Background: an optimization exercise with open tools, aiming at small area. Do not read the settings as production practice.
Function was checked by simulation only, so behaviour that the tests miss may differ from the original.
Not every run is shown, and edits may drop behaviour that the tests do not exercise.
The flow treats the clock pin as an ideal source, which a real chip does not have.
Power figures rest on the tool's default switching activity, not on a simulated workload.

<file path="flow/config.mk">
export PLATFORM = sky130hd
export DESIGN_NAME = generic_arbiter_full
export DESIGN_NICKNAME = generic_arbiter_full
export VERILOG_FILES = /design/flow/design.v
export SDC_FILE = /design/flow/constraint.sdc
export NUM_CORES = 4
export LEC_CHECK = 0
export CAP_MARGIN = 20
export CORE_MARGIN = 2
export CORE_UTILIZATION = 40
export SLEW_MARGIN = 20
</file>
<file path="flow/constraint.sdc">
create_clock -name core_clock -period 5.0 [get_ports {hclk}]
set_input_delay 1.0000 -clock core_clock [delete_from_list [all_inputs] [get_ports {hclk}]]
set_output_delay 1.0000 -clock core_clock [all_outputs]
set_load 0.01 [all_outputs]
</file>
<file path="flow/design.v">
module	generic_arbiter_full(busreq,hlock,hclk,hreset,hmaster_lock,hgrant,hready,hwdata,data_out,haddr,addr_out,hburst,htrans,htrans_out,hburst_out,hmaster);
	parameter size=9;
	parameter size_out=4;
	integer i;
	input [8*size-1:0]hwdata;
	input [8*size-1:0]haddr;
	input [3*size-1:0]hburst;
	input [2*size-1:0]htrans;
	input hclk;
	input hreset;
	input hready;
	input  [size-1:0]busreq;
	input [size-1:0]hlock;
	output reg [2:0]hburst_out;
	output reg [1:0]htrans_out;
	output reg hmaster_lock;
	output reg  [size_out-1:0]hgrant;
	output reg [7:0]data_out;
	output reg [7:0]addr_out;
	output reg [size_out-1:0]hmaster;
	reg [8*size-1:0]data1;
	reg [8*size-1:0]addr1;
	reg [8*size-1:0]data2;
	reg [8*size-1:0]addr2;
	reg [3*size-1:0]hburst1;
	reg [2*size-1:0]htrans1;
	reg [3*size-1:0]hburst2;
	reg [2*size-1:0]htrans2;
	reg  [size_out-1:0]w_hgrant;
	reg  w_hlock;
	reg hmasterlock;
	reg hlock3;
	reg [size_out-1:0]j;
	reg [size_out-1:0]inter;
	reg inter1;
	reg [size_out-1:0]hmaster_pre;
	reg hlock_c;
	reg [4:0]count;
	reg [4:0]counter;
	reg hlock_out;
	reg hlock_bus;
	reg [4:0]count_n;
	reg [4:0]counter_n;
	reg hmaster_lock_n;
always@(posedge hclk)
	begin
		hmaster_pre<=hmaster;
	end
always@*
	begin
		hlock_out=hlock>>hgrant;
		if(hmaster_lock)
			begin
				hlock_bus=hlock_out;
			end
		else
			begin
				hlock_bus=hlock3;
			end
	end
always @*
        begin
        	inter=4'b1000;inter1=0;
		w_hgrant=inter;w_hlock=inter1;
			for (j = size; j >= 1; j = j - 1)
				begin
					if (busreq[j-1]==1)
						begin
							w_hgrant = j-1;
							inter=j-1;
							w_hlock=hlock[j-1];
							inter1=hlock[j-1];
						end
					else
						begin
							w_hgrant=inter;
							w_hlock=inter1;
						end
				end
	end
always@(posedge hclk)
	begin
		if(!hreset)
			begin
				hgrant<=1'b0;
				hlock3<=1'b0;
			end
		else    if(!hmasterlock)
			begin
				hgrant<=w_hgrant;
				hlock3<=w_hlock;
			end
	end
always@*
	begin
		hmasterlock=hmaster_lock;
	end
always@(posedge hclk)
	begin
		if(!hreset)
			begin
				hmaster<=1'b0;
				hlock_c <=1'b0;
			end
		else    if(hready)
			begin
				hmaster<=hgrant;
				hlock_c<=hlock_bus;
			end
	end
always@*
	begin
		addr_out=addr2>>8*hmaster;
		htrans_out=htrans2>>2*hmaster;
		hburst_out=hburst2>>3*hmaster;
	end
always@*
	begin
		data_out=data2>>8*hmaster_pre;
	end
always@(posedge hclk)
	begin
		if(hready)
			begin
				data2<=data1;addr2<=addr1;htrans2<=htrans1;hburst2<=hburst1;
			end
	end
always@(posedge hclk)
	begin
		data1<=hwdata;addr1<=haddr;htrans1<=htrans;hburst1<=hburst;
	end
always@*
	begin
		hmaster_lock_n=hmaster_lock;
		counter_n=counter;
		count_n=count;
		case(hburst_out)
			3'b000,3'b001:begin
				if(counter_n==5'b00000)
					begin
						counter_n=5'b00000;
						hmaster_lock_n=hlock_c;
					end
			end
			3'b010,3'b011:begin
				if(counter_n==5'b00000)
					begin
						counter_n=5'b00100;
						hmaster_lock_n=1'b1;
						count_n=5'b00000;
					end
			end
			3'b100,3'b101:begin
				if(counter_n==5'b00000)
					begin
						counter_n=5'b01000;
						hmaster_lock_n=1'b1;
						count_n=5'b00000;
					end
			end
			3'b110,3'b111:begin
				if(counter_n==5'b00000)
					begin
						counter_n=5'b10000;
						hmaster_lock_n=1'b1;
						count_n=5'b00000;
					end
			end
		endcase
		case(htrans_out)
			2'b00 ,2'b01 :begin
				if ((count_n+3)<=counter_n)
					begin
						count_n=count_n+1;
					end
				else if ((count_n+3)>counter_n && ((count_n+1)<counter_n) )
					begin
						hmaster_lock_n=hlock_c;
						count_n=count_n+1;
					end
				else
					begin
						counter_n=5'b00000;
						hmaster_lock_n=hlock_c;
						count_n=5'b0000;
					end
			end
			default: count_n=count_n;
		endcase
	end
always@(posedge hclk)
	begin
		if(!hreset)
			begin
				hmaster_lock<=1'b0;
				counter<=5'b00000;
				count<=5'b00000;
			end
		else
			begin
				hmaster_lock<=hmaster_lock_n;
				counter<=counter_n;
				count<=count_n;
			end
	end
endmodule
</file>
<file path="flow/run.sh">
#!/bin/bash
# synth_recipe.tcl (not shown) runs the flow's synth.tcl, then flattens the netlist and writes it again
# the make line also repeats each setting of config.mk as NAME=value (left out here)
make -C /OpenROAD-flow-scripts/flow DESIGN_CONFIG=/design/flow/config.mk WORK_HOME=/design/flow/orfs CLKGATE_MAP_FILE= SYNTH_SCRIPT=/design/flow/synth_recipe.tcl finish
</file>
==> run_1/detail.png <==
Region (75, 75) to (105, 105) um. Cells in grey, sequential cells in the stronger grey; small squares are vias.
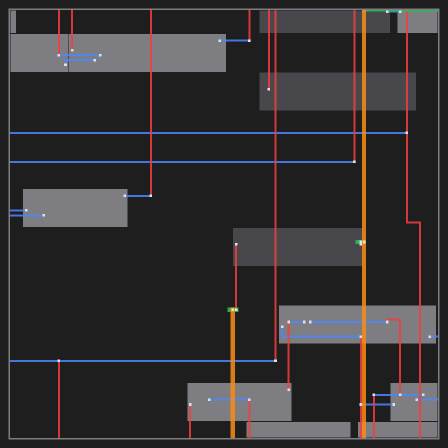
orange -> metal 4
blue -> metal 1
green -> metal 3
red -> metal 2
netlist names of flops here include = hburst1 (2)
most frequent = dfxtp_1 (3), clkbuf_16 (2), edfxtp_1 (2)
sequential cells in the window = 5
cells with their middle in the window = 8

==> run_1/placement_by_type.png <==
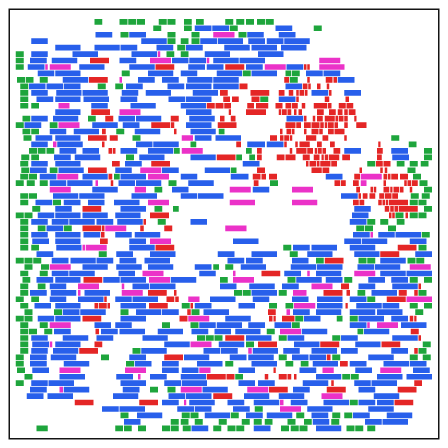
magenta -> clock drivers and dummy loads  # cells 74, share of their area 8.4%
green -> remaining buffers and delay cells  # cells 252, share of their area 15%
red -> combinational and other logic  # cells 261, share of their area 15%
blue -> sequential cells  # cells 403, share of their area 61%

==> run_1/chip.png <==
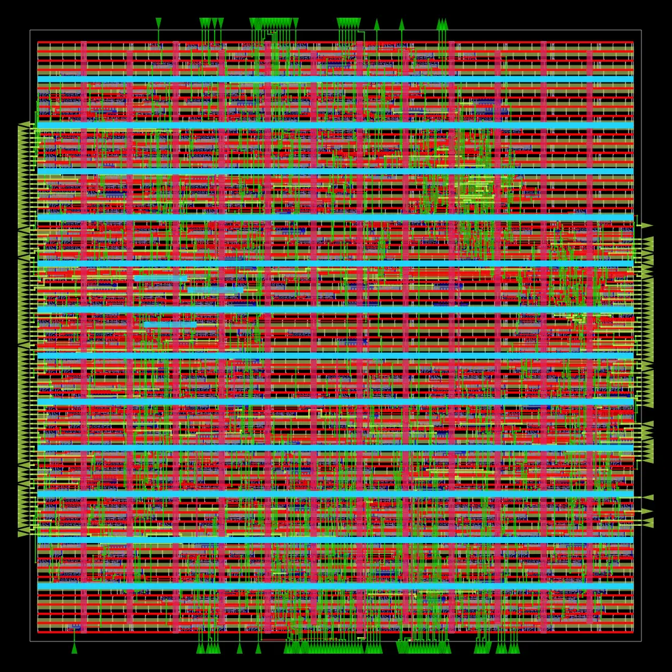
summed area of non-filler cells in the final layout: 0.0167 sq mm
IO Pins: 240
total number of placement rows: 64
count of placed standard cells in the final layout, fillers left out: 1390

==> implementation parameters, run 1 <==
Parameter                              Value

Run status
  Status ... finished clean

Clock tree
  CTS Buf Count ... 40
  TritonCTS sink count ... 403
  Maximum level of the CTS H-tree ... 2

Finish
  Clock network contribution to total cell area ... 0.0812
  Fill cells ... 2456
  Multi-input gate share of the layout cell area ... 0.142
  Synthesis-to-layout area growth ... 34.4%
  Sequential cell area share ... 0.595
  Non-clk invs ... 10
  Signal buf overhead ... 0.149

STA
  Relative slew slack ... 0.328
  Period utilization ... 0.880
  Post-layout worst setup margin ... 0.598 ns

Global route
  Number of global-route vias before repair ... 6791
  Number of antenna violations at the first check in global routing ... 7
  Global-route wire length before repair ... 37400 um

Placed design
  Final weighted congestion of routability-driven global placement ... 0.838
  IO buf count ... 239

Setup path
  Reg-to-reg setup timing slack ... 0.60 ns
  Startpoint types ... flip-flop
  Worst-path fanout max ... 11
  Startpoint of the worst-slack reg-to-reg timing path ... hmaster[1]$_SDFFE_PN0P_

Routing
  Average wire per cell in the routed design ... 17.4 um
  Count of vias placed by the detailed router ... 6432
  First-pass DRT Iterations ... 5

Run
  Max_cap viols ... 0

Yosys
  Count of yosys warnings during synthesis ... 1
  Commonest cells in the netlist ... dfxtp_1 (214), edfxtp_1 (189), mux4_2 (42), nand2_1 (33), mux2i_1 (28)
  Post-Syn Nets ... 908
  Post-synthesis sequential area ratio ... 0.800
  Most frequently used flop master after synthesis ... dfxtp_1
  Library cells used by synthesis ... 53
  Yosys reg bits ... 403

Min path
  Kind of path behind the tightest hold check ... flip-flop to flip-flop
  Destination of the worst hold path ... addr2[32]$_DFFE_PP_

Floorplanning
  Area of the placeable core ... 0.0306 sq mm
  Well-Tap Cells ... 396
  Full die area ... 0.0326 sq mm

Power
  Sw frac ... 0.201
## run 1: kinds of logic after synthesis
| logic type | after synthesis | synth area share |
|---|---|---|
| AOI/OAI and AO/OA | 72 | 0.0394 |
| xor gates and xnor gates | 8 | 0.00563 |
| adders and majority gates | 11 | 0.0111 |
| and+or+nand+nor | 90 | 0.0348 |
| muxes | 70 | 0.0985 |
| DFF | 403 | 0.800 |
| buffers and inverters | 33 | 0.0108 |
## run 1: critical path, stage by stage, from the launching register on
cell      delay, ns
dfxtp_2        0.50
mux4_2         0.53
nand2b_1       0.15
a22o_1         0.33
o21ai_2        0.26
and2_1         0.26
inv_1          0.06
ha_1           0.20
nor2_1         0.13
xnor2_1        0.12
nor2_1         0.06
ha_1           0.32
a21o_1         0.14
a211oi_1       0.07
o32ai_1        0.40
o31ai_1        0.16
a32o_1         0.27
o21ai_4        0.23
nor3_1         0.08
## run 1: per-layer routing
metal  track usage  wire (um)
met2         0.241      11300
met3        0.0578       2250
met5             0         42
met1         0.188      10100
met4        0.0429        492
==> inputs of run 2 (changes only) <==
==> flow/design.v (replaced) <==
module	generic_arbiter_full(busreq,hlock,hclk,hreset,hmaster_lock,hgrant,hready,hwdata,data_out,haddr,addr_out,hburst,htrans,htrans_out,hburst_out,hmaster);
	parameter size=9;
	parameter size_out=4;
	input [8*size-1:0]hwdata;
	input [8*size-1:0]haddr;
	input [3*size-1:0]hburst;
	input [2*size-1:0]htrans;
	input hclk;
	input hreset;
	input hready;
	input  [size-1:0]busreq;
	input [size-1:0]hlock;
	output reg [2:0]hburst_out;
	output reg [1:0]htrans_out;
	output reg hmaster_lock;
	output reg  [size_out-1:0]hgrant;
	output reg [7:0]data_out;
	output reg [7:0]addr_out;
	output reg [size_out-1:0]hmaster;
	integer i;
	reg [size_out-1:0]w_hgrant;
	reg w_hlock;
	always @*
		begin
			w_hgrant=4'd8;
			w_hlock=1'b0;
			for (i=size-1; i>=0; i=i-1)
				if (busreq[i])
					begin
						w_hgrant=i;
						w_hlock=hlock[i];
					end
		end
	reg hlock3;
	reg hlock_c;
	reg [4:0]rem;
	wire [size_out-1:0]ng = !hreset ? 4'd0 : (hmaster_lock ? hgrant : w_hgrant);
	wire [size_out-1:0]nm = !hreset ? 4'd0 : (hready ? hgrant : hmaster);
	always@(posedge hclk)
		begin
			hgrant<=ng;
			if(!hreset)
				hlock3<=1'b0;
			else if(!hmaster_lock)
				hlock3<=w_hlock;
		end
	always@(posedge hclk)
		begin
			hmaster<=nm;
			if(!hreset)
				hlock_c<=1'b0;
			else if(hready)
				hlock_c<=hmaster_lock ? hlock[hgrant] : hlock3;
		end
	reg [7:0]a1g,a1z,d1g,d1m,d1z;
	reg [1:0]t1g,t1z;
	reg [2:0]b1g,b1z;
	reg [7:0]a_ng,d_ng,d_nm;
	reg [1:0]t_ng;
	reg [2:0]b_ng;
	always @*
		begin
			a_ng=8'd0;d_ng=8'd0;t_ng=2'd0;b_ng=3'd0;d_nm=8'd0;
			for (i=0; i<size; i=i+1)
				begin
					if (ng==i)
						begin
							a_ng=haddr[8*i+:8];d_ng=hwdata[8*i+:8];
							t_ng=htrans[2*i+:2];b_ng=hburst[3*i+:3];
						end
					if (nm==i)
						d_nm=hwdata[8*i+:8];
				end
		end
	always@(posedge hclk)
		begin
			a1g<=a_ng;t1g<=t_ng;b1g<=b_ng;d1g<=d_ng;d1m<=d_nm;
			a1z<=haddr[7:0];t1z<=htrans[1:0];b1z<=hburst[2:0];d1z<=hwdata[7:0];
		end
	reg [7:0]a2z,d2m,d2z;
	reg [1:0]t2z;
	reg [2:0]b2z;
	wire [7:0]a2z_n = hready ? a1z : a2z;
	wire [1:0]t2z_n = hready ? t1z : t2z;
	wire [2:0]b2z_n = hready ? b1z : b2z;
	wire [7:0]d2z_n = hready ? d1z : d2z;
	always@(posedge hclk)
		begin
			a2z<=a2z_n;t2z<=t2z_n;b2z<=b2z_n;d2z<=d2z_n;
			data_out<=hready ? d1m : d2m;
			if(!hreset)
				begin
					addr_out<=a2z_n;htrans_out<=t2z_n;hburst_out<=b2z_n;d2m<=d2z_n;
				end
			else if(hready)
				begin
					addr_out<=a1g;htrans_out<=t1g;hburst_out<=b1g;d2m<=d1g;
				end
		end
	reg [4:0]rem_n;
	reg hml_n;
	always @*
		begin
			rem_n=rem;
			hml_n=hmaster_lock;
			if (rem==5'd0)
				begin
					case (hburst_out[2:1])
						2'b00: hml_n=hlock_c;
						2'b01: begin rem_n=5'd4; hml_n=1'b1; end
						2'b10: begin rem_n=5'd8; hml_n=1'b1; end
						2'b11: begin rem_n=5'd16; hml_n=1'b1; end
					endcase
				end
			if (!htrans_out[1])
				begin
					if (rem_n<5'd3)
						hml_n=hlock_c;
					if (rem_n!=5'd0)
						rem_n=rem_n-5'd1;
				end
		end
	always@(posedge hclk)
		begin
			if(!hreset)
				begin
					hmaster_lock<=1'b0;
					rem<=5'd0;
				end
			else
				begin
					hmaster_lock<=hml_n;
					rem<=rem_n;
				end
		end
endmodule
==> run_2/chip.png <==
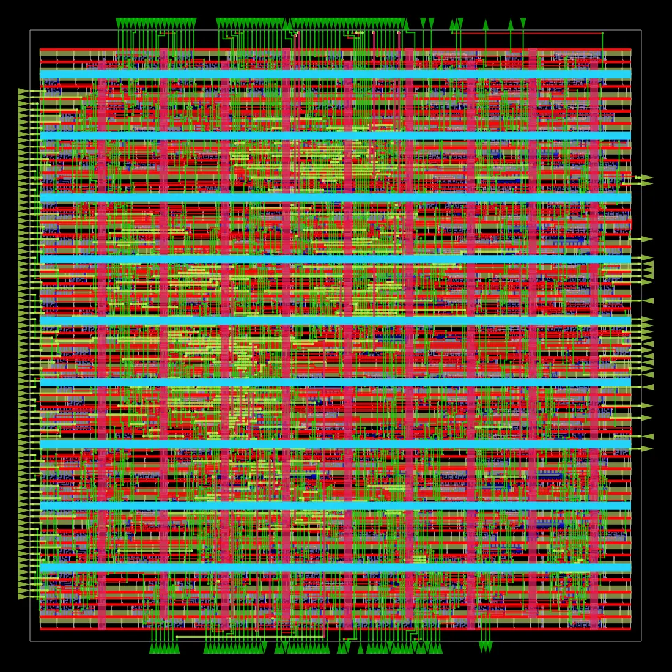
summed area of non-filler cells in the final layout: 0.00992 sq mm
total number of placement rows: 47
utilization of the core after routing: 0.596
full die area: 0.0182 sq mm

==> run_2/placement_by_type.png <==
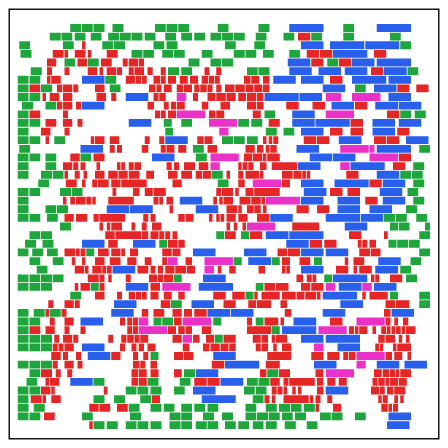
magenta -> clock drivers and dummy loads  # cells 32, share of their area 6.0%
blue -> sequential cells  # cells 116, share of their area 26%
red -> combinational and other logic  # cells 545, share of their area 41%
green -> remaining buffers and delay cells  # cells 262, share of their area 27%

==> implementation parameters, run 2 <==
Parameter                              Value

Run status
  Status ... finished clean (unchanged)

Min path
  Kind of path behind the tightest hold check ... flip-flop to flip-flop (unchanged)
  Destination of the worst hold path ... b2z[1]$_DFF_P_ (was addr2[32]$_DFFE_PP_)

Global route
  Global-route wire length before repair ... 39400 um (was 37400 um)
  Number of global-route vias before repair ... 6883 (was 6791)
  Met1 Track Usage GR ... 0.406 (was 0.188)
  Number of antenna violations at the first check in global routing ... 1 (was 7)
  Met2 track demand over resource in global routing ... 0.435 (was 0.241)
  Global Route met3 Usage ... 0.0574 (was 0.0578)

Setup path
  Cell type of the slowest stage on the worst timing path ... clkdlybuf4s50_1 (was mux4_2)
  Startpoint types ... input port (was flip-flop)
  List of cells traversed by the critical path ... clkdlybuf4s50_1 -> buf_4 -> nand2_1 -> inv_1 -> nor2_2 -> o2bb2ai_1 -> a222oi_1 -> o21ai_0 (was mux4_2 -> nand2b_1 -> a22o_1 -> o21ai_2 -> and2_1 -> inv_1 -> ha_1 -> nor2_1 -> xnor2_1 -> nor2_1 -> ha_1 -> a21o_1 -> a211oi_1 -> o32ai_1 -> o31ai_1 -> a32o_1 -> o21ai_4 -> nor3_1)

Finish
  Count of placed standard cells in the final layout, fillers left out ... 1175 (was 1390)
  Clock network contribution to total cell area ... 0.0584 (was 0.0812)
  Sequential cell area share ... 0.255 (was 0.595)
  Multi-input gate share of the layout cell area ... 0.396 (was 0.142)
  Signal buf overhead ... 0.258 (was 0.149)
  Non-clk invs ... 13 (was 10)
  Synthesis-to-layout area growth ... 44.9% (was 34.4%)

Floorplanning
  IO Pins ... 240 (unchanged)
  Area of the placeable core ... 0.0166 sq mm (was 0.0306 sq mm)
  Well-Tap Cells ... 220 (was 396)

Yosys
  Yosys reg bits ... 116 (was 403)
  Post-Syn Nets ... 946 (was 908)
  Count of yosys warnings during synthesis ... 1 (unchanged)
  Most frequently used flop master after synthesis ... dfxtp_1 (unchanged)
  Commonest cells in the netlist ... dfxtp_1 (95), a21oi_1 (68), mux2_2 (53), nor2_1 (52), nand4_1 (41) (was dfxtp_1 (214), edfxtp_1 (189), mux4_2 (42), nand2_1 (33), mux2i_1 (28))

STA
  Period utilization ... 0.740 (was 0.880)

Clock tree
  CTS Buf Count ... 17 (was 40)

Routing
  Met3 layer wire length in the routed design ... 2420 um (was 2250 um)
  Average wire per cell in the routed design ... 22.2 um (was 17.4 um)

Placed design
  IO buf count ... 239 (unchanged)
==> run_2/layer_met2.png <==
The bar under the picture is 50 um long. Cells faint in the background.
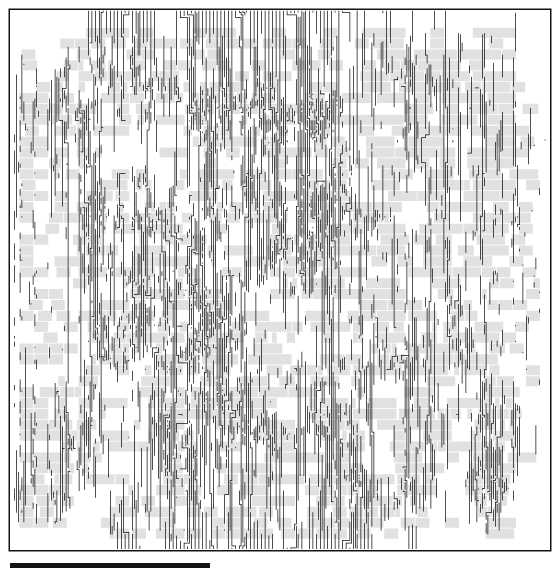
longest straight run = 60.0 um
wire length on this layer = 11700 um
nets with wire on the layer = 956

==> run_2/wires.png <==
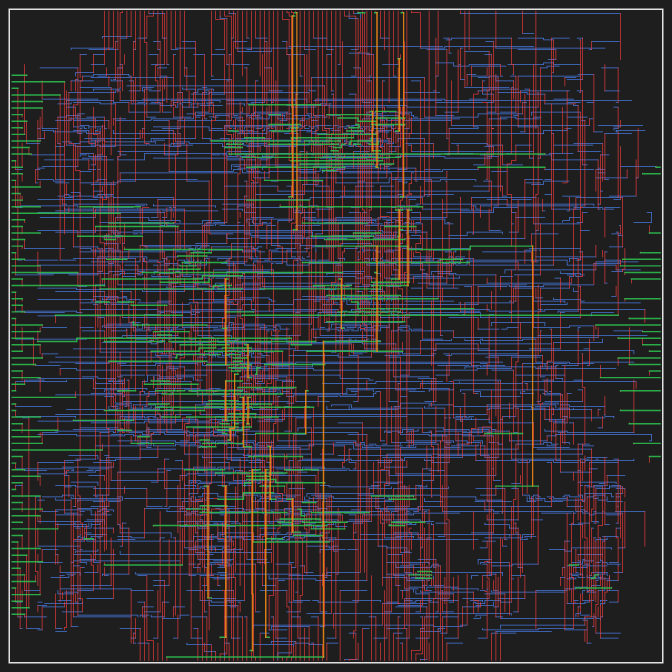
green -> metal 3  # wire length 2420 um
red -> metal 2  # wire length 11700 um
blue -> metal 1  # wire length 11500 um
orange -> metal 4  # wire length 568 um

-- run 2: changes by cell type in the layout (fill, tap and decap cells not counted), sizes merged, moves of 39 or more --
| cell | previous run | this run |
|---|---|---|
| edfxtp | 189 | 21 |
| dfxtp | 214 | 95 |
| a21oi | 8 | 70 |
| mux2 | 0 | 53 |
| clkbuf | 64 | 18 |
| nand4 | 2 | 41 |
-- run 2: cells by family after synthesis --
| group | count (synthesis) | share of synthesized area |
|---|---|---|
| AO/OA/AOI/OAI | 278 | 0.284 |
| AND/OR/NAND/NOR | 164 | 0.131 |
| flip-flops | 116 | 0.370 |
| multiplexers | 88 | 0.153 |
| buffers and inverters | 86 | 0.0594 |
| adder cells (fa/ha/maj) | 2 | 0.00365 |
-- run 2: worst max-delay path: cells and delay by family --
kind,cells,cell delay [ns]
compound gates,3,0.64
buf+inv,3,1.95
simple gates,2,0.37
-- run 2: per-stage QoR --
stage	hold WS (ns)	utilization	setup slack (ns)	instance area, sq um
3_3_place_gp	0.449	0.561	1.12	9340
3_5_place_dp	0.458	0.561	0.884	9340
4_1_cts	0.470	0.596	1.33	9920
6_report	0.469	0.596	1.30	9920
5_1_grt	0.483	0.596	1.13	9920
2_1_floorplan	0.433	-	2.28	6850
==> inputs of run 3 (changes only) <==
--- a/flow/design.v
+++ b/flow/design.v
@@ -57,2 +57,3 @@
 	reg [2:0]b1g,b1z;
+	reg [size-1:0]g_oh,m_oh,pri_oh,hg_oh,hm_oh;
 	reg [7:0]a_ng,d_ng,d_nm;
@@ -62,13 +63,50 @@
 		begin
-			a_ng=8'd0;d_ng=8'd0;t_ng=2'd0;b_ng=3'd0;d_nm=8'd0;
 			for (i=0; i<size; i=i+1)
 				begin
-					if (ng==i)
-						begin
-							a_ng=haddr[8*i+:8];d_ng=hwdata[8*i+:8];
-							t_ng=htrans[2*i+:2];b_ng=hburst[3*i+:3];
-						end
-					if (nm==i)
-						d_nm=hwdata[8*i+:8];
+					hg_oh[i]=(hgrant==i);
+					hm_oh[i]=(hmaster==i);
 				end
+			pri_oh[0]=busreq[0];
+			for (i=1; i<size-1; i=i+1)
+				pri_oh[i]=busreq[i] & ~|(busreq & ((9'd1<<i)-9'd1));
+			pri_oh[size-1]=~|busreq[size-2:0];
+			g_oh = !hreset ? 9'd1 : (hmaster_lock ? hg_oh : pri_oh);
+			m_oh = !hreset ? 9'd1 : (hready ? hg_oh : hm_oh);
+		end
+	wire [size*21-1:0]gin;
+	wire [size*8-1:0]min;
+	genvar k,b;
+	generate
+		for (k=0; k<size; k=k+1)
+			begin : tr
+				assign gin[21*k+:21]={hburst[3*k+:3],htrans[2*k+:2],hwdata[8*k+:8],haddr[8*k+:8]};
+			end
+		for (b=0; b<21; b=b+1)
+			begin : mg
+				wire [size-1:0]v;
+				for (k=0; k<size; k=k+1)
+					begin : s
+						assign v[k]=gin[21*k+b];
+					end
+				wire o;
+				sel9 u(.v(v),.s(g_oh),.o(o));
+			end
+		for (b=0; b<8; b=b+1)
+			begin : mm
+				wire [size-1:0]v;
+				for (k=0; k<size; k=k+1)
+					begin : s
+						assign v[k]=hwdata[8*k+b];
+					end
+				wire o;
+				sel9 u(.v(v),.s(m_oh),.o(o));
+			end
+	endgenerate
+	always @*
+		begin
+			a_ng={mg[7].o,mg[6].o,mg[5].o,mg[4].o,mg[3].o,mg[2].o,mg[1].o,mg[0].o};
+			d_ng={mg[15].o,mg[14].o,mg[13].o,mg[12].o,mg[11].o,mg[10].o,mg[9].o,mg[8].o};
+			t_ng={mg[17].o,mg[16].o};
+			b_ng={mg[20].o,mg[19].o,mg[18].o};
+			d_nm={mm[7].o,mm[6].o,mm[5].o,mm[4].o,mm[3].o,mm[2].o,mm[1].o,mm[0].o};
 		end
@@ -136 +174,16 @@
 endmodule
+module sel9(v,s,o);
+	input [8:0]v;
+	input [8:0]s;
+	output o;
+	wire n0,n1,n2;
+	aoi222 g0(.a(v[0]),.b(s[0]),.c(v[1]),.d(s[1]),.e(v[2]),.f(s[2]),.y(n0));
+	aoi222 g1(.a(v[3]),.b(s[3]),.c(v[4]),.d(s[4]),.e(v[5]),.f(s[5]),.y(n1));
+	aoi222 g2(.a(v[6]),.b(s[6]),.c(v[7]),.d(s[7]),.e(v[8]),.f(s[8]),.y(n2));
+	assign o=~(n0&n1&n2);
+endmodule
+module aoi222(a,b,c,d,e,f,y);
+	input a,b,c,d,e,f;
+	output y;
+	assign y=~((a&b)|(c&d)|(e&f));
+endmodule
==> flow/flow/run.sh (new file) <==
#!/bin/bash
set -euo pipefail
export BUFFER_PORTS_ARGS="-buffer_cell sky130_fd_sc_hd__buf_1"
export CTS_ARGS="-sink_clustering_enable -repair_clock_nets -dont_use_dummy_load -buf_list sky130_fd_sc_hd__clkbuf_4"
bash standard.sh > standard.log 2>&1
==> flow/standard.sh (new file) <==
#!/bin/bash
# synth_recipe.tcl (not shown) runs the flow's synth.tcl, then flattens the netlist and writes it again
# the make line also repeats each setting of config.mk as NAME=value (left out here)
make -C /OpenROAD-flow-scripts/flow DESIGN_CONFIG=/design/flow/config.mk WORK_HOME=/design/flow/orfs CLKGATE_MAP_FILE= SYNTH_SCRIPT=/design/flow/synth_recipe.tcl "${@:-finish}"
--- a/flow/config.mk
+++ b/flow/config.mk
@@ -9,3 +9,4 @@
 export CORE_MARGIN = 2
-export CORE_UTILIZATION = 40
+export CORE_UTILIZATION = 60
 export SLEW_MARGIN = 20
+export SYNTH_HIERARCHICAL = 1
removed: flow/run.sh
==> run_3/placement_by_type.png <==
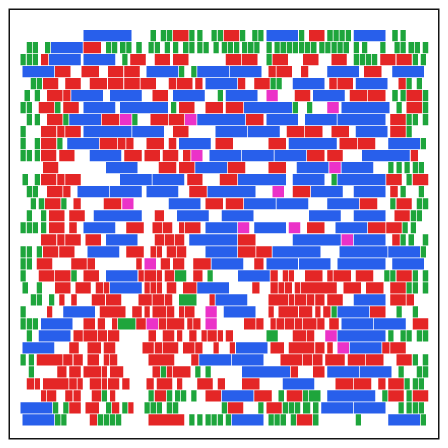
red -> combinational and other logic  # cells 324, share of their area 42%
green -> remaining buffers and delay cells  # cells 244, share of their area 15%
magenta -> clock drivers  # cells 17, share of their area 2.0%
blue -> sequential cells  # cells 116, share of their area 41%

==> run_3/wires.png <==
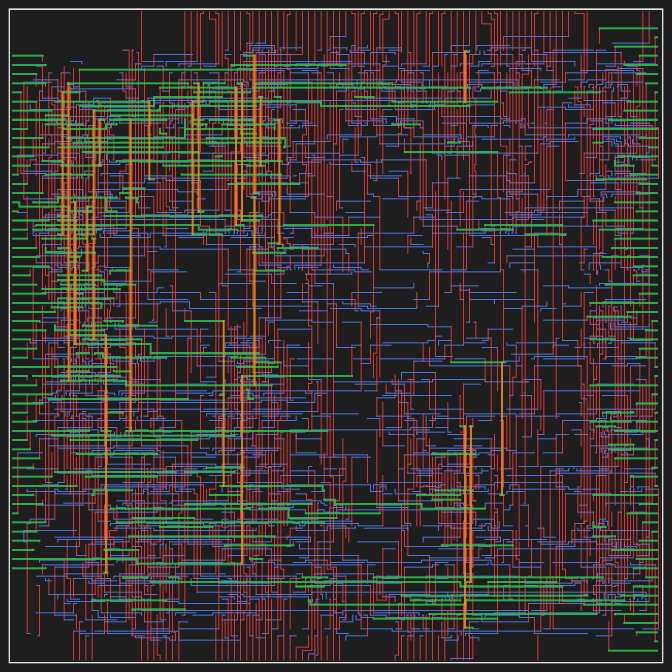
blue -> metal 1  # wire length 6230 um
red -> metal 2  # wire length 8640 um
green -> metal 3  # wire length 2230 um
orange -> metal 4  # wire length 518 um

==> implementation parameters, run 3 <==
Parameter                              Value

Run status
  Status ... finished clean (unchanged)

Setup path
  Longest individual stage delay on the worst path ... 0.96 ns (was 0.95 ns)
  Startpoint of the worst-slack reg-to-reg timing path ... hmaster_lock$_SDFF_PN0_ (unchanged)
  Cell type of the slowest stage on the worst timing path ... nor2_2 (was clkdlybuf4s50_1)
  Worst-path fanout max ... 21 (was 20)
  Category of cells accounting for the largest share of critical-path delay ... simple AND/OR/NAND/NOR gates (was buffers and inverters)
  Reg-to-reg setup timing slack ... 1.84 ns (was 1.85 ns)

Placed design
  Final weighted congestion of routability-driven global placement ... 0.919 (was 0.984)
  IO buf count ... 239 (unchanged)
  DP Area ... 0.00619 sq mm (was 0.00934 sq mm)

Routing
  Top layer reached by signal wires ... met4 (unchanged)
  Wire length the detailed router placed on met1 ... 6230 um (was 11500 um)

Finish
  Summed area of non-filler cells in the final layout ... 0.00636 sq mm (was 0.00992 sq mm)
  Synthesis-to-layout area growth ... 22.8% (was 44.9%)
  Multi-input gate share of the layout cell area ... 0.406 (was 0.396)

Floorplanning
  Area of the placeable core ... 0.00830 sq mm (was 0.0166 sq mm)
  Total number of placement rows ... 33 (was 47)

Yosys
  Most frequently used flop master after synthesis ... dfxtp_1 (unchanged)
  Commonest cells in the netlist ... dfxtp_1 (95), a222oi_1 (87), mux2_2 (52), nand3_1 (36), nor2_1 (26) (was dfxtp_1 (95), a21oi_1 (68), mux2_2 (53), nor2_1 (52), nand4_1 (41))
  Post-Syn Nets ... 669 (was 946)
  Count of yosys warnings during synthesis ... 7 (was 1)
  Post-synthesis sequential area ratio ... 0.489 (was 0.370)

Global route
  Number of global-route vias before repair ... 5663 (was 6883)
  Global-route wire length before repair ... 27400 um (was 39400 um)
  Met1 Track Usage GR ... 0.435 (was 0.406)

Power
  Sw frac ... 0.317 (was 0.318)

STA
  Relative slew slack ... 0.169 (was 0.255)
  Period utilization ... 0.652 (was 0.740)
  Min Hold Slack ... 0.458 ns (was 0.469 ns)

Min path
  Kind of path behind the tightest hold check ... flip-flop to flip-flop (unchanged)
==> run_3/chip.png <==
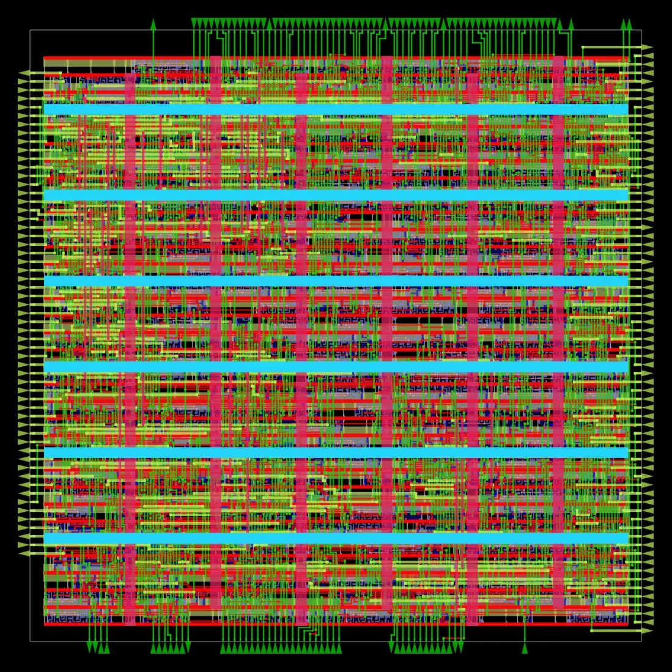
die outline width: 96.9 um
count of placed standard cells in the final layout, fillers left out: 806
utilization of the core after routing: 0.766

==> run_3/detail.png <==
Region (33, 33) to (63, 63) um. Cells in grey, sequential cells in the stronger grey; small squares are vias.
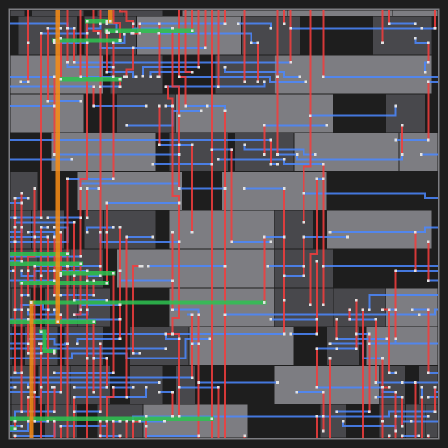

[run 3: changes by cell type after synthesis, sizes merged, moves of 22 or more]
cell	change
a22o	-23
nand2	-22
nand3	+32
nand4	-39
nor2	-29
buf	-39
a222oi	+82
a21oi	-55
o21ai	-41
o311ai	-23
[run 3: worst max-delay path by stage]
stage / depth (start not counted) / to / from
after floorplan: 6 / a1g[0]$_DFF_P_ / busreq[1]
after global placement: 7 / d1g[5]$_DFF_P_ / busreq[1]
after detailed placement: 7 / d1g[1]$_DFF_P_ / busreq[1]
after CTS: 7 / a1g[7]$_DFF_P_ / busreq[1]
after global routing: 7 / b1g[2]$_DFF_P_ / busreq[1]
final: 7 / d1g[1]$_DFF_P_ / busreq[1]
[run 3: logic make-up after synthesis]
kind of cell	count (synthesis)	share of synthesized area
AOI/OAI and AO/OA	146	0.242
adders and majority gates	2	0.00483
buffers and inverters	29	0.0246
DFF	116	0.489
muxes	59	0.131
and+or+nand+nor	105	0.108
[run 3: worst register-to-register path: stages, from the launching register on]
cell	delay, ns
dfxtp_1	0.48
nor3_1	0.47
nor3b_1	0.53
a32oi_1	0.20
nor2_2	0.96
a222oi_1	0.30
nand3_1	0.19
==> run 4: a larger rewrite; changed files in full <==
==> flow/design.v <==
module	generic_arbiter_full(busreq,hlock,hclk,hreset,hmaster_lock,hgrant,hready,hwdata,data_out,haddr,addr_out,hburst,htrans,htrans_out,hburst_out,hmaster);
	parameter size=9;
	parameter size_out=4;
	input [8*size-1:0]hwdata;
	input [8*size-1:0]haddr;
	input [3*size-1:0]hburst;
	input [2*size-1:0]htrans;
	input hclk;
	input hreset;
	input hready;
	input  [size-1:0]busreq;
	input [size-1:0]hlock;
	output reg [2:0]hburst_out;
	output reg [1:0]htrans_out;
	output reg hmaster_lock;
	output reg  [size_out-1:0]hgrant;
	output reg [7:0]data_out;
	output reg [7:0]addr_out;
	output reg [size_out-1:0]hmaster;
	integer i;
	reg [size_out-1:0]w_hgrant;
	reg w_hlock;
	always @*
		begin
			w_hgrant=4'd8;
			w_hlock=1'b0;
			for (i=size-1; i>=0; i=i-1)
				if (busreq[i])
					begin
						w_hgrant=i;
						w_hlock=hlock[i];
					end
		end
	reg hlock3;
	reg hlock_c;
	wire [size_out-1:0]ng = !hreset ? 4'd0 : (hmaster_lock ? hgrant : w_hgrant);
	wire [size_out-1:0]nm = !hreset ? 4'd0 : (hready ? hgrant : hmaster);
	always@(posedge hclk)
		begin
			hgrant<=ng;
			if(!hreset)
				hlock3<=1'b0;
			else if(!hmaster_lock)
				hlock3<=w_hlock;
		end
	always@(posedge hclk)
		begin
			hmaster<=nm;
			if(!hreset)
				hlock_c<=1'b0;
			else if(hready)
				hlock_c<=hmaster_lock ? hlock[hgrant] : hlock3;
		end
	reg [7:0]a1g,a1z,d1g,d1m,d1z;
	reg [1:0]t1g,t1z;
	reg [2:0]b1g,b1z;
	reg [size-1:0]g_oh,m_oh;
	reg [7:0]a_ng,d_ng,d_nm;
	reg [1:0]t_ng;
	reg [2:0]b_ng;
	integer j;
	always @*
		for (j=0; j<size; j=j+1)
			begin
				g_oh[j]=(ng==j);
				m_oh[j]=(nm==j);
			end
	wire [size*21-1:0]gin;
	wire [20:0]gsel;
	wire [7:0]msel;
	genvar k,b;
	generate
		for (k=0; k<size; k=k+1)
			begin : tr
				assign gin[21*k+:21]={hburst[3*k+:3],htrans[2*k+:2],hwdata[8*k+:8],haddr[8*k+:8]};
			end
		for (b=0; b<21; b=b+1)
			begin : mg
				wire [size-1:0]v;
				for (k=0; k<size; k=k+1)
					begin : s
						assign v[k]=gin[21*k+b];
					end
				sel9 u(.v(v),.s(g_oh),.o(gsel[b]));
			end
		for (b=0; b<8; b=b+1)
			begin : mm
				wire [size-1:0]v;
				for (k=0; k<size; k=k+1)
					begin : s
						assign v[k]=hwdata[8*k+b];
					end
				sel9 u(.v(v),.s(m_oh),.o(msel[b]));
			end
	endgenerate
	always @*
		begin
			{b_ng,t_ng,d_ng,a_ng}=gsel;
			d_nm=msel;
		end
	always@(posedge hclk)
		begin
			a1g<=a_ng;t1g<=t_ng;b1g<=b_ng;d1g<=d_ng;d1m<=d_nm;
			a1z<=haddr[7:0];t1z<=htrans[1:0];b1z<=hburst[2:0];d1z<=hwdata[7:0];
		end
	reg [7:0]a2z,d2m,d2z;
	reg [1:0]t2z;
	reg [2:0]b2z;
	wire s_g = hreset & hready;	 
	wire s_h = hreset & !hready;	 
	wire s_z = !hreset & hready;	 
	wire s_o = !hreset & !hready;	 
	wire [20:0]own_g = {b1g,t1g,a1g,d1g};
	wire [20:0]own_h = {hburst_out,htrans_out,addr_out,d2m};
	wire [20:0]own_z = {b1z,t1z,a1z,d1z};
	wire [20:0]own_o = {b2z,t2z,a2z,d2z};
	wire [20:0]own_n;
	genvar q;
	generate
		for (q=0; q<21; q=q+1)
			begin : s2
				sel4 u(.v({own_o[q],own_z[q],own_h[q],own_g[q]}),.s({s_o,s_z,s_h,s_g}),.o(own_n[q]));
			end
	endgenerate
	always@(posedge hclk)
		begin
			if(hready)
				begin
					a2z<=a1z;t2z<=t1z;b2z<=b1z;d2z<=d1z;
				end
			data_out<=hready ? d1m : d2m;
			{hburst_out,htrans_out,addr_out,d2m}<=own_n;
		end
	reg busy;
	reg [3:0]cnt;
	wire idle = !htrans_out[1];
	wire ld = !busy && (hburst_out[2:1]!=2'b00);
	reg [3:0]cnt_n;
	reg busy_n,hml_n;
	always @*
		begin
			cnt_n=cnt;
			busy_n=busy;
			hml_n=hmaster_lock;
			if (!busy)
				begin
					cnt_n={hburst_out[2]&hburst_out[1],hburst_out[2],1'b1,!idle};
					busy_n=ld;
					hml_n=ld | hlock_c;
				end
			else if (idle)
				begin
					cnt_n=cnt-4'd1;
					busy_n=(cnt!=4'd0);
					if (cnt[3:1]==3'd0)
						hml_n=hlock_c;
				end
		end
	always@(posedge hclk)
		begin
			cnt<=cnt_n;
			if(!hreset)
				begin
					hmaster_lock<=1'b0;
					busy<=1'b0;
				end
			else
				begin
					hmaster_lock<=hml_n;
					busy<=busy_n;
				end
		end
endmodule
module sel9(v,s,o);
	input [8:0]v;
	input [8:0]s;
	output o;
	wire n0,n1,n2;
	aoi222 g0(.a(v[0]),.b(s[0]),.c(v[1]),.d(s[1]),.e(v[2]),.f(s[2]),.y(n0));
	aoi222 g1(.a(v[3]),.b(s[3]),.c(v[4]),.d(s[4]),.e(v[5]),.f(s[5]),.y(n1));
	aoi222 g2(.a(v[6]),.b(s[6]),.c(v[7]),.d(s[7]),.e(v[8]),.f(s[8]),.y(n2));
	assign o=~(n0&n1&n2);
endmodule
module aoi222(a,b,c,d,e,f,y);
	input a,b,c,d,e,f;
	output y;
	assign y=~((a&b)|(c&d)|(e&f));
endmodule
module sel4(v,s,o);
	input [3:0]v;
	input [3:0]s;
	output o;
	wire n0;
	aoi222 g0(.a(v[0]),.b(s[0]),.c(v[1]),.d(s[1]),.e(v[2]),.f(s[2]),.y(n0));
	assign o=~(n0&~(v[3]&s[3]));
endmodule
==> flow/flow/run.sh <==
#!/bin/bash
set -euo pipefail
here=$(pwd)
export BUFFER_PORTS_ARGS="-buffer_cell sky130_fd_sc_hd__buf_1"
export CTS_ARGS="-sink_clustering_enable -repair_clock_nets -dont_use_dummy_load -buf_list sky130_fd_sc_hd__clkbuf_4"
export POST_CTS_TCL="$here/flow/post_cts.tcl"
bash standard.sh > standard.log 2>&1
==> flow/flow/post_cts.tcl <==
estimate_parasitics -placement
set changed 0
foreach inst [get_cells -filter "ref_name == sky130_fd_sc_hd__clkbuf_4"] {
  set out [get_pins -of_objects $inst -filter "direction == output"]
  set s [get_property $out slew_max]
  if { $s > 0.075 } {
    puts "post_cts: [get_full_name $inst] slew $s -> clkbuf_8"
    replace_cell $inst sky130_fd_sc_hd__clkbuf_8
    incr changed
  }
}
if { $changed > 0 } {
  detailed_placement
  check_placement -verbose
  estimate_parasitics -placement
}
==> flow/config.mk <==
export PLATFORM = sky130hd
export DESIGN_NAME = generic_arbiter_full
export DESIGN_NICKNAME = generic_arbiter_full
export VERILOG_FILES = /design/flow/design.v
export SDC_FILE = /design/flow/constraint.sdc
export NUM_CORES = 4
export LEC_CHECK = 0
export CAP_MARGIN = 20
export CORE_MARGIN = 2
export CORE_UTILIZATION = 45
export SLEW_MARGIN = 20
export SYNTH_HIERARCHICAL = 1
==> run_4/wires.png <==
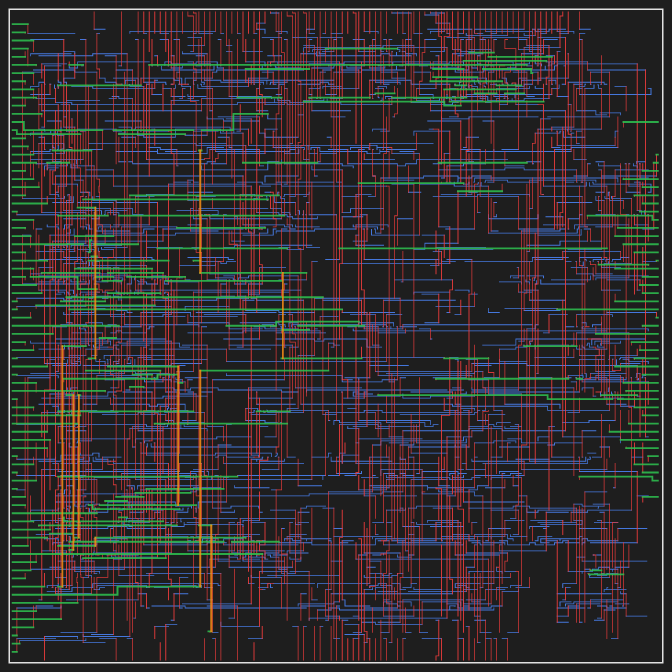
blue -> metal 1  # wire length 7300 um
red -> metal 2  # wire length 8630 um
orange -> metal 4  # wire length 228 um
green -> metal 3  # wire length 1910 um

==> run_4/detail.png <==
Region (39, 39) to (69, 69) um. Cells in grey, sequential cells in the stronger grey; small squares are vias.
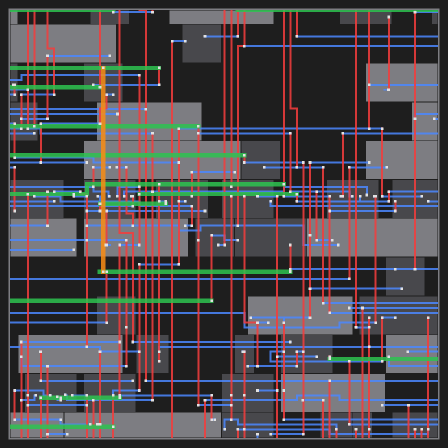
red -> metal 2
orange -> metal 4
green -> metal 3
blue -> metal 1
sequential cells in the window = 13
netlist names of flops here include = d2m (4), d2z (4), d1z (2)
cells with their middle in the window = 38
most frequent = dfxtp_1 (9)

==> implementation parameters, run 4 <==
Parameter                              Value

Setup path
  Worst-path fanout max ... 13 (was 21)
  Worst setup path start ... hreset (was busreq[1])
  Longest individual stage delay on the worst path ... 0.74 ns (was 0.96 ns)
  Reg-to-reg setup timing slack ... 2.22 ns (was 1.84 ns)

Finish
  Count of placed standard cells in the final layout, fillers left out ... 811 (was 806)
  Fill cells ... 968 (was 634)

Run status
  Status ... finished clean (unchanged)

Yosys
  Largest family of logic cells by synthesized area ... compound AO/OA/AOI/OAI gates (unchanged)
  Commonest cells in the netlist ... a222oi_1 (108), dfxtp_1 (92), nand3_1 (34), edfxtp_1 (24) (was dfxtp_1 (95), a222oi_1 (87), mux2_2 (52), nand3_1 (36), nor2_1 (26))
  Mux cell area share after synthesis ... 0.0382 (was 0.131)
  Yosys reg bits ... 116 (unchanged)
  Parity-gate share of the synthesized area counting xor and xnor cells ... 0.00355 (was 0)
  Count of yosys warnings during synthesis ... 7 (unchanged)
  Post-Syn Nets ... 626 (was 669)
  Compound-Gate Fraction of Synth Area ... 0.304 (was 0.242)
  Basic-gate share of the synthesized area counting and, or, nand and nor cells ... 0.115 (was 0.108)

Global route
  Number of antenna violations at the first check in global routing ... 0 (unchanged)
  Number of global-route vias before repair ... 5101 (was 5663)

STA
  Relative slew slack ... 0.206 (was 0.169)
  Period utilization ... 0.654 (was 0.652)
  Post-layout worst setup margin ... 1.73 ns (was 1.74 ns)

Placed design
  Final weighted congestion of routability-driven global placement ... 0.919 (about the same)
  IO buf count ... 239 (unchanged)

Routing
  Count of vias placed by the detailed router ... 5258 (was 5527)
  First-pass DRT Iterations ... 12 (unchanged)

Floorplanning
  Full die area ... 0.0118 sq mm (was 0.00939 sq mm)

Min path
  Kind of path behind the tightest hold check ... flip-flop to flip-flop (unchanged)

Run
  Max_cap viols ... 0 (unchanged)

Power
  Sw frac ... 0.276 (was 0.317)
==> run_4/chip.png <==
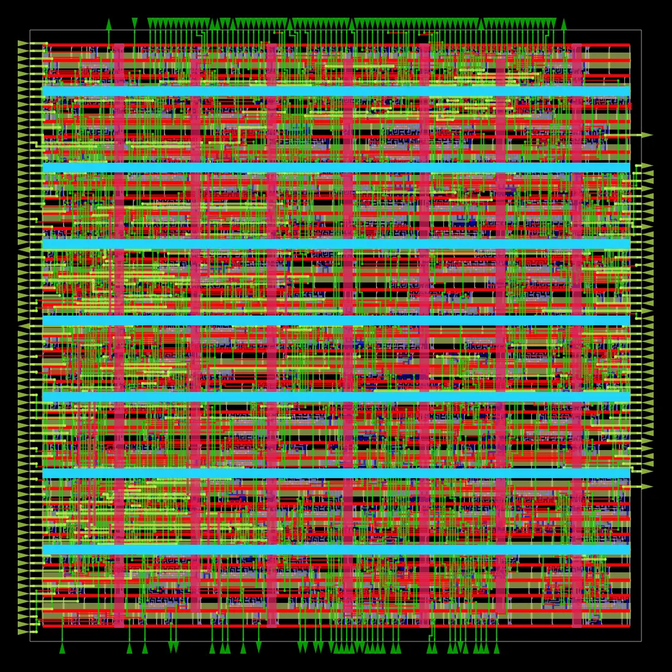
Total Wirelength: 18100 um
Chip Height: 109 um
die outline width: 109 um
summed area of non-filler cells in the final layout: 0.00625 sq mm

==> run_4/layer_met2.png <==
The bar under the picture is 20 um long. Cells faint in the background.
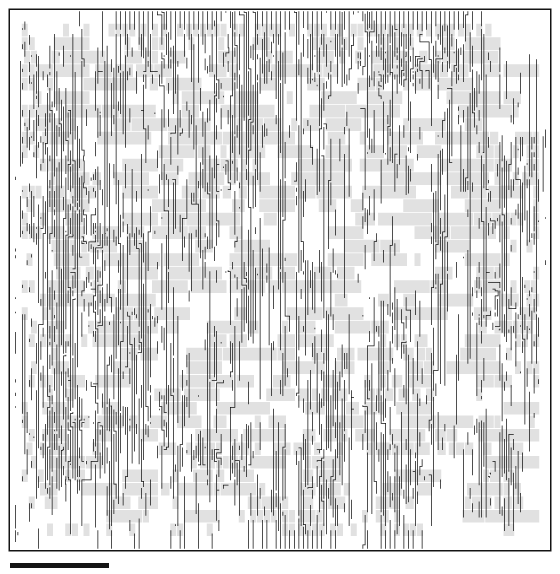
share of all routed wire = 48%
wire length on this layer = 8630 um
nets with wire on the layer = 812
main direction = vertical
longest straight run = 55.4 um

## run 4: changes by cell type after synthesis, moves of 4 or more
cell,delta
a21bo_1,+21
a21oi_1,-9
a222oi_1,+21
a32oi_1,-4
clkbuf_1,-9
mux2_2,-42
nand2b_1,-4
nor2_1,-5
nor3_1,+6
o22ai_1,-4
## run 4: worst max-delay path, delay by kind of cell
family | cells | cell delay [ns]
buffers and inverters | 2 | 0.83
AOI/OAI and AO/OA | 2 | 0.24
and+or+nand+nor | 4 | 1.51
## run 4: final cells by class
| type | count | area (sq um) | share of cell area |
|---|---|---|---|
| Clock buffer | 17 | 184 | 0.0294 |
| Inverter | 10 | 40.0 | 0.00641 |
| Multi-Input combinational cell | 281 | 2330 | 0.373 |
| Sequential cell | 116 | 2560 | 0.410 |
| Tap cell | 140 | 175 | 0.0280 |
| Timing Repair Buffer | 247 | 956 | 0.153 |
## run 4: routing by layer
layer	wire length, um	GRT usage	up-vias
met5	0	0	-
met4	227	0.110	0
met3	1910	0.0586	23
met2	8630	0.497	350
met1	7300	0.387	2517
li1	-	-	2368
==> inputs of run 5 (changes only) <==
--- a/flow/design.v
+++ b/flow/design.v
@@ -20,4 +20,4 @@
 	integer i;
+	reg [size-1:0]g_oh,m_oh;
 	reg [size_out-1:0]w_hgrant;
-	reg w_hlock;
 	always @*
@@ -25,9 +25,5 @@
 			w_hgrant=4'd8;
-			w_hlock=1'b0;
 			for (i=size-1; i>=0; i=i-1)
 				if (busreq[i])
-					begin
-						w_hgrant=i;
-						w_hlock=hlock[i];
-					end
+					w_hgrant=i;
 		end
@@ -37,2 +33,4 @@
 	wire [size_out-1:0]nm = !hreset ? 4'd0 : (hready ? hgrant : hmaster);
+	wire hl_sel;
+	sel9 ul(.v({hlock[size-1]&(hmaster_lock|busreq[size-1]),hlock[size-2:0]}),.s(g_oh),.o(hl_sel));
 	always@(posedge hclk)
@@ -43,3 +41,3 @@
 			else if(!hmaster_lock)
-				hlock3<=w_hlock;
+				hlock3<=hl_sel;
 		end
@@ -51,3 +49,3 @@
 			else if(hready)
-				hlock_c<=hmaster_lock ? hlock[hgrant] : hlock3;
+				hlock_c<=hmaster_lock ? hl_sel : hlock3;
 		end
@@ -56,3 +54,2 @@
 	reg [2:0]b1g,b1z;
-	reg [size-1:0]g_oh,m_oh;
 	reg [7:0]a_ng,d_ng,d_nm;
@@ -192,5 +189,11 @@
 	output o;
-	wire n0;
+	wire n0,n1;
 	aoi222 g0(.a(v[0]),.b(s[0]),.c(v[1]),.d(s[1]),.e(v[2]),.f(s[2]),.y(n0));
-	assign o=~(n0&~(v[3]&s[3]));
+	nand2m g1(.a(v[3]),.b(s[3]),.y(n1));
+	nand2m g2(.a(n0),.b(n1),.y(o));
 endmodule
+module nand2m(a,b,y);
+	input a,b;
+	output y;
+	assign y=~(a&b);
+endmodule
==> run_5/chip.png <==
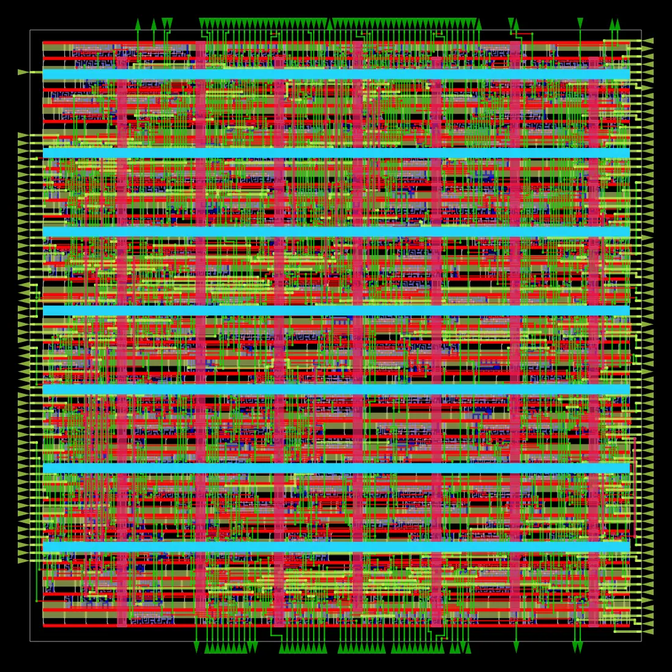
die outline width: 106 um
Total Wirelength: 17600 um

==> run_5/layer_met2.png <==
The bar under the picture is 20 um long. Cells faint in the background.
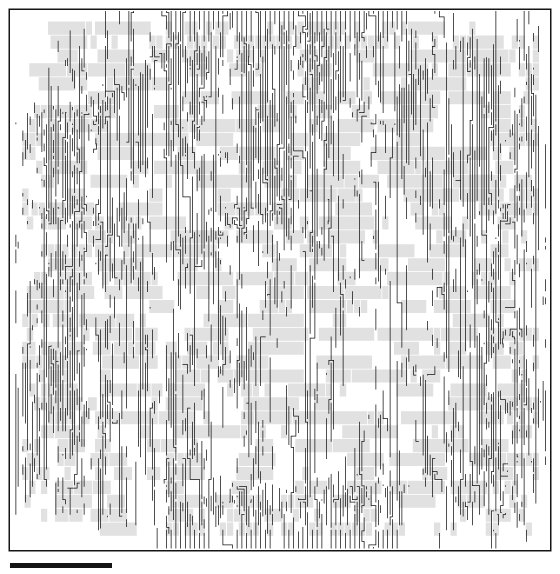
nets with wire on the layer = 796
share of all routed wire = 47%

==> implementation parameters, run 5 <==
Parameter                              Value

Run status
  Status ... finished clean (unchanged)

Global route
  Number of antenna violations at the first check in global routing ... 0 (unchanged)
  Met1 Track Usage GR ... 0.376 (was 0.387)
  Global Route met3 Usage ... 0.0761 (was 0.0586)
  Global-route wire length before repair ... 25800 um (was 26800 um)
  Number of global-route vias before repair ... 4965 (was 5101)
  Grt peak-use layer ... met2 (unchanged)
  Met2 track demand over resource in global routing ... 0.505 (was 0.497)

Routing
  Met2 wire length ... 8260 um (was 8630 um)
  Top layer reached by signal wires ... met4 (unchanged)
  First-pass DRT Iterations ... 15 (was 12)
  Met3 layer wire length in the routed design ... 1970 um (was 1910 um)
  Detailed-route vias per instance ... 6.43 (was 6.48)
  Wire length the detailed router placed on met1 ... 6770 um (was 7300 um)

Floorplanning
  Well-Tap Cells ... 136 (was 140)
  Full die area ... 0.0111 sq mm (was 0.0118 sq mm)
  IO Pins ... 240 (unchanged)

Setup path
  Startpoint types ... input port (unchanged)
  Worst setup path start ... busreq[3] (was hreset)
  Reg-to-reg setup timing slack ... 1.47 ns (was 2.22 ns)
  List of cells traversed by the critical path ... buf_1 -> nor3_1 -> o31ai_1 -> o2111ai_1 -> inv_1 -> nor3_2 -> buf_4 -> a222oi_1 -> nand3_1 -> mux2i_1 -> a211oi_1 (was buf_1 -> nor3b_1 -> o21ai_1 -> and3_4 -> nor3_2 -> buf_4 -> a222oi_1 -> nand3_1)
  Category of cells accounting for the largest share of critical-path delay ... simple AND/OR/NAND/NOR gates (unchanged)
  Critical path destination ... hlock_c$_SDFFE_PN0P_ (was d1g[7]$_DFF_P_)
  Worst-path fanout max ... 13 (unchanged)
  Startpoint of the worst-slack reg-to-reg timing path ... hmaster_lock$_SDFFE_PN0P_ (unchanged)
  Critical path buffer and inverter count ... 3 (was 2)
  Longest individual stage delay on the worst path ... 0.92 ns (was 0.74 ns)
  Number of gates on the worst path with buffers counted ... 11 (was 8)

Power
  Static Leak ... 2.15 nW (was 2.28 nW)

Finish
  Fill cells ... 953 (was 968)
  Count of flip-flops and latches ... 116 (unchanged)
  Signal buf overhead ... 0.163 (was 0.153)
  Multi-input gate share of the layout cell area ... 0.345 (was 0.373)
  Utilization of the core after routing ... 0.590 (was 0.579)
  Area occupied by multi-input gates ... 0.00207 sq mm (was 0.00233 sq mm)
  Synthesis-to-layout area growth ... 29.5% (was 26.5%)
  Most used cells in the layout excluding fill and tap cells ... buf_1 (238), a222oi_1 (111), dfxtp_1 (92) (was buf_1 (238), a222oi_1 (108), dfxtp_1 (92))
  Seq. cell area ... 0.00256 sq mm (unchanged)
  Most area-hungry cell class in the final design ... registers (unchanged)
  Number of combinational gates with multiple inputs ... 278 (was 281)
  Number of clock buffers in the layout ... 17 (unchanged)
  Clock network contribution to total cell area ... 0.0316 (was 0.0294)
  Non-clk invs ... 9 (was 10)
  Count of buffers not belonging to the clock network in the layout ... 250 (was 247)

STA
  Min Hold Slack ... 0.419 ns (was 0.420 ns)
  Post-layout worst setup margin ... 1.26 ns (was 1.73 ns)
  Period utilization ... 0.748 (was 0.654)

Yosys
  Cell with the most instances after synthesis ... a222oi_1 (unchanged)
  Most frequently used flop master after synthesis ... dfxtp_1 (unchanged)
  Count of yosys warnings during synthesis ... 7 (unchanged)
  Library cells used by synthesis ... 34 (was 51)
  Post-synthesis sequential area ratio ... 0.552 (was 0.519)
  Post-Syn Nets ... 620 (was 626)

Placed design
  Final weighted congestion of routability-driven global placement ... 0.980 (was 0.919)
  IO buf count ... 239 (unchanged)
  Post-Place Worst Slack ... 0.947 ns (was 1.41 ns)
  DP Area ... 0.00581 sq mm (was 0.00606 sq mm)

Min path
  Destination of the worst hold path ... addr_out[1]$_DFF_P_ (was d2z[3]$_DFFE_PP_)

Clock tree
  TritonCTS sink count ... 116 (unchanged)

Run
  Max_cap viols ... 0 (unchanged)
==> run_5/placement_by_type.png <==
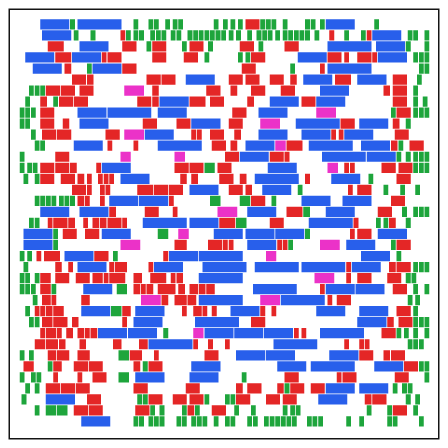
total number of placement rows: 37
area of the placeable core: 0.0102 sq mm
sequential cell area share: 0.426
summed area of non-filler cells in the final layout: 0.00601 sq mm

==> run_5/wires.png <==
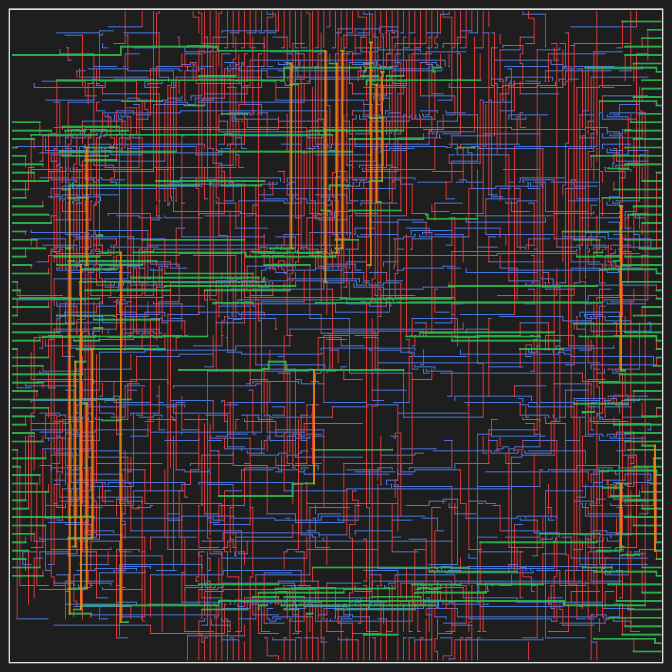
overall fraction of global-route tracks in use: 0.304
count of vias placed by the detailed router: 5180
average wire per cell in the routed design: 21.8 um

run 5: changes by cell type after synthesis, sizes merged, moves of 4 or more:
cell | previous run | this run
a21bo | 21 | 0
buf | 6 | 2
nand2 | 13 | 51
nor2 | 22 | 17
o211ai | 4 | 0
run 5: worst reg2reg max path, cell delays in order (launching register included):
cell       delay (ns)
dfxtp_1          0.44
nor3_1           0.41
o31ai_1          0.15
o2111ai_1        0.33
inv_1            0.27
nor3_2           0.92
buf_4            0.35
a222oi_1         0.13
nand3_1          0.13
mux2i_1          0.09
a211oi_1         0.23
run 5: power by group:
group	switching (mW)	internal (mW)	leakage (nW)
logic	0.207	0.159	1.03
registers	0.0594	1.07	1.01
clock network	0.291	0.241	0.104
run 5: kinds of logic (layout without fill, tap and decap cells):
logic type / after synthesis / count (layout) / synth area share
buffers and inverters: 15 / 276 / 0.0127
flip-flops: 116 / 116 / 0.552
XOR/XNOR: 2 / 2 / 0.00378
AO/OA/AOI/OAI: 132 / 132 / 0.268
AND/OR/NAND/NOR: 128 / 128 / 0.125
multiplexers: 15 / 15 / 0.0351
adder cells (fa/ha/maj): 1 / 1 / 0.00270

re-timing with driven ports:
The results above use ideal ports. As a check the final layouts listed here were re-extracted and re-timed, cells and wires unchanged.
Step 1 assumes that a clkbuf_16 drives the clock port and a buf_2 every other input.
Step 2 times the ports against the registers' clock, not the clock port: input delays grow and output delays shrink by t, the midpoint of the rising clock arrivals with the driver on.
a / b / c = ideal / step 1 / step 2; a / b = the first two.
run | t, ns | setup slack, ns | worst setup path after step 2 | worst slew at a driven data input, ns
run 1 | 0.577 | 0.598 / 0.598 / 0.598 | register to register | 0.09
run 2 | 0.452 | 1.298 / 1.313 / 0.861 | input to register | 0.06
run 3 | 0.512 | 1.740 / 1.746 / 1.234 | input to register | 0.05
run 4 | 0.415 | 1.731 / 1.743 / 1.327 | input to register | 0.06
run 5 | 0.420 | 1.262 / 1.274 / 0.854 | input to register | 0.07
After both steps every run listed still meets setup and hold. The setup slack of run 3, which loses most, moves by +0.006 ns with the drivers and by -0.506 ns with both steps.
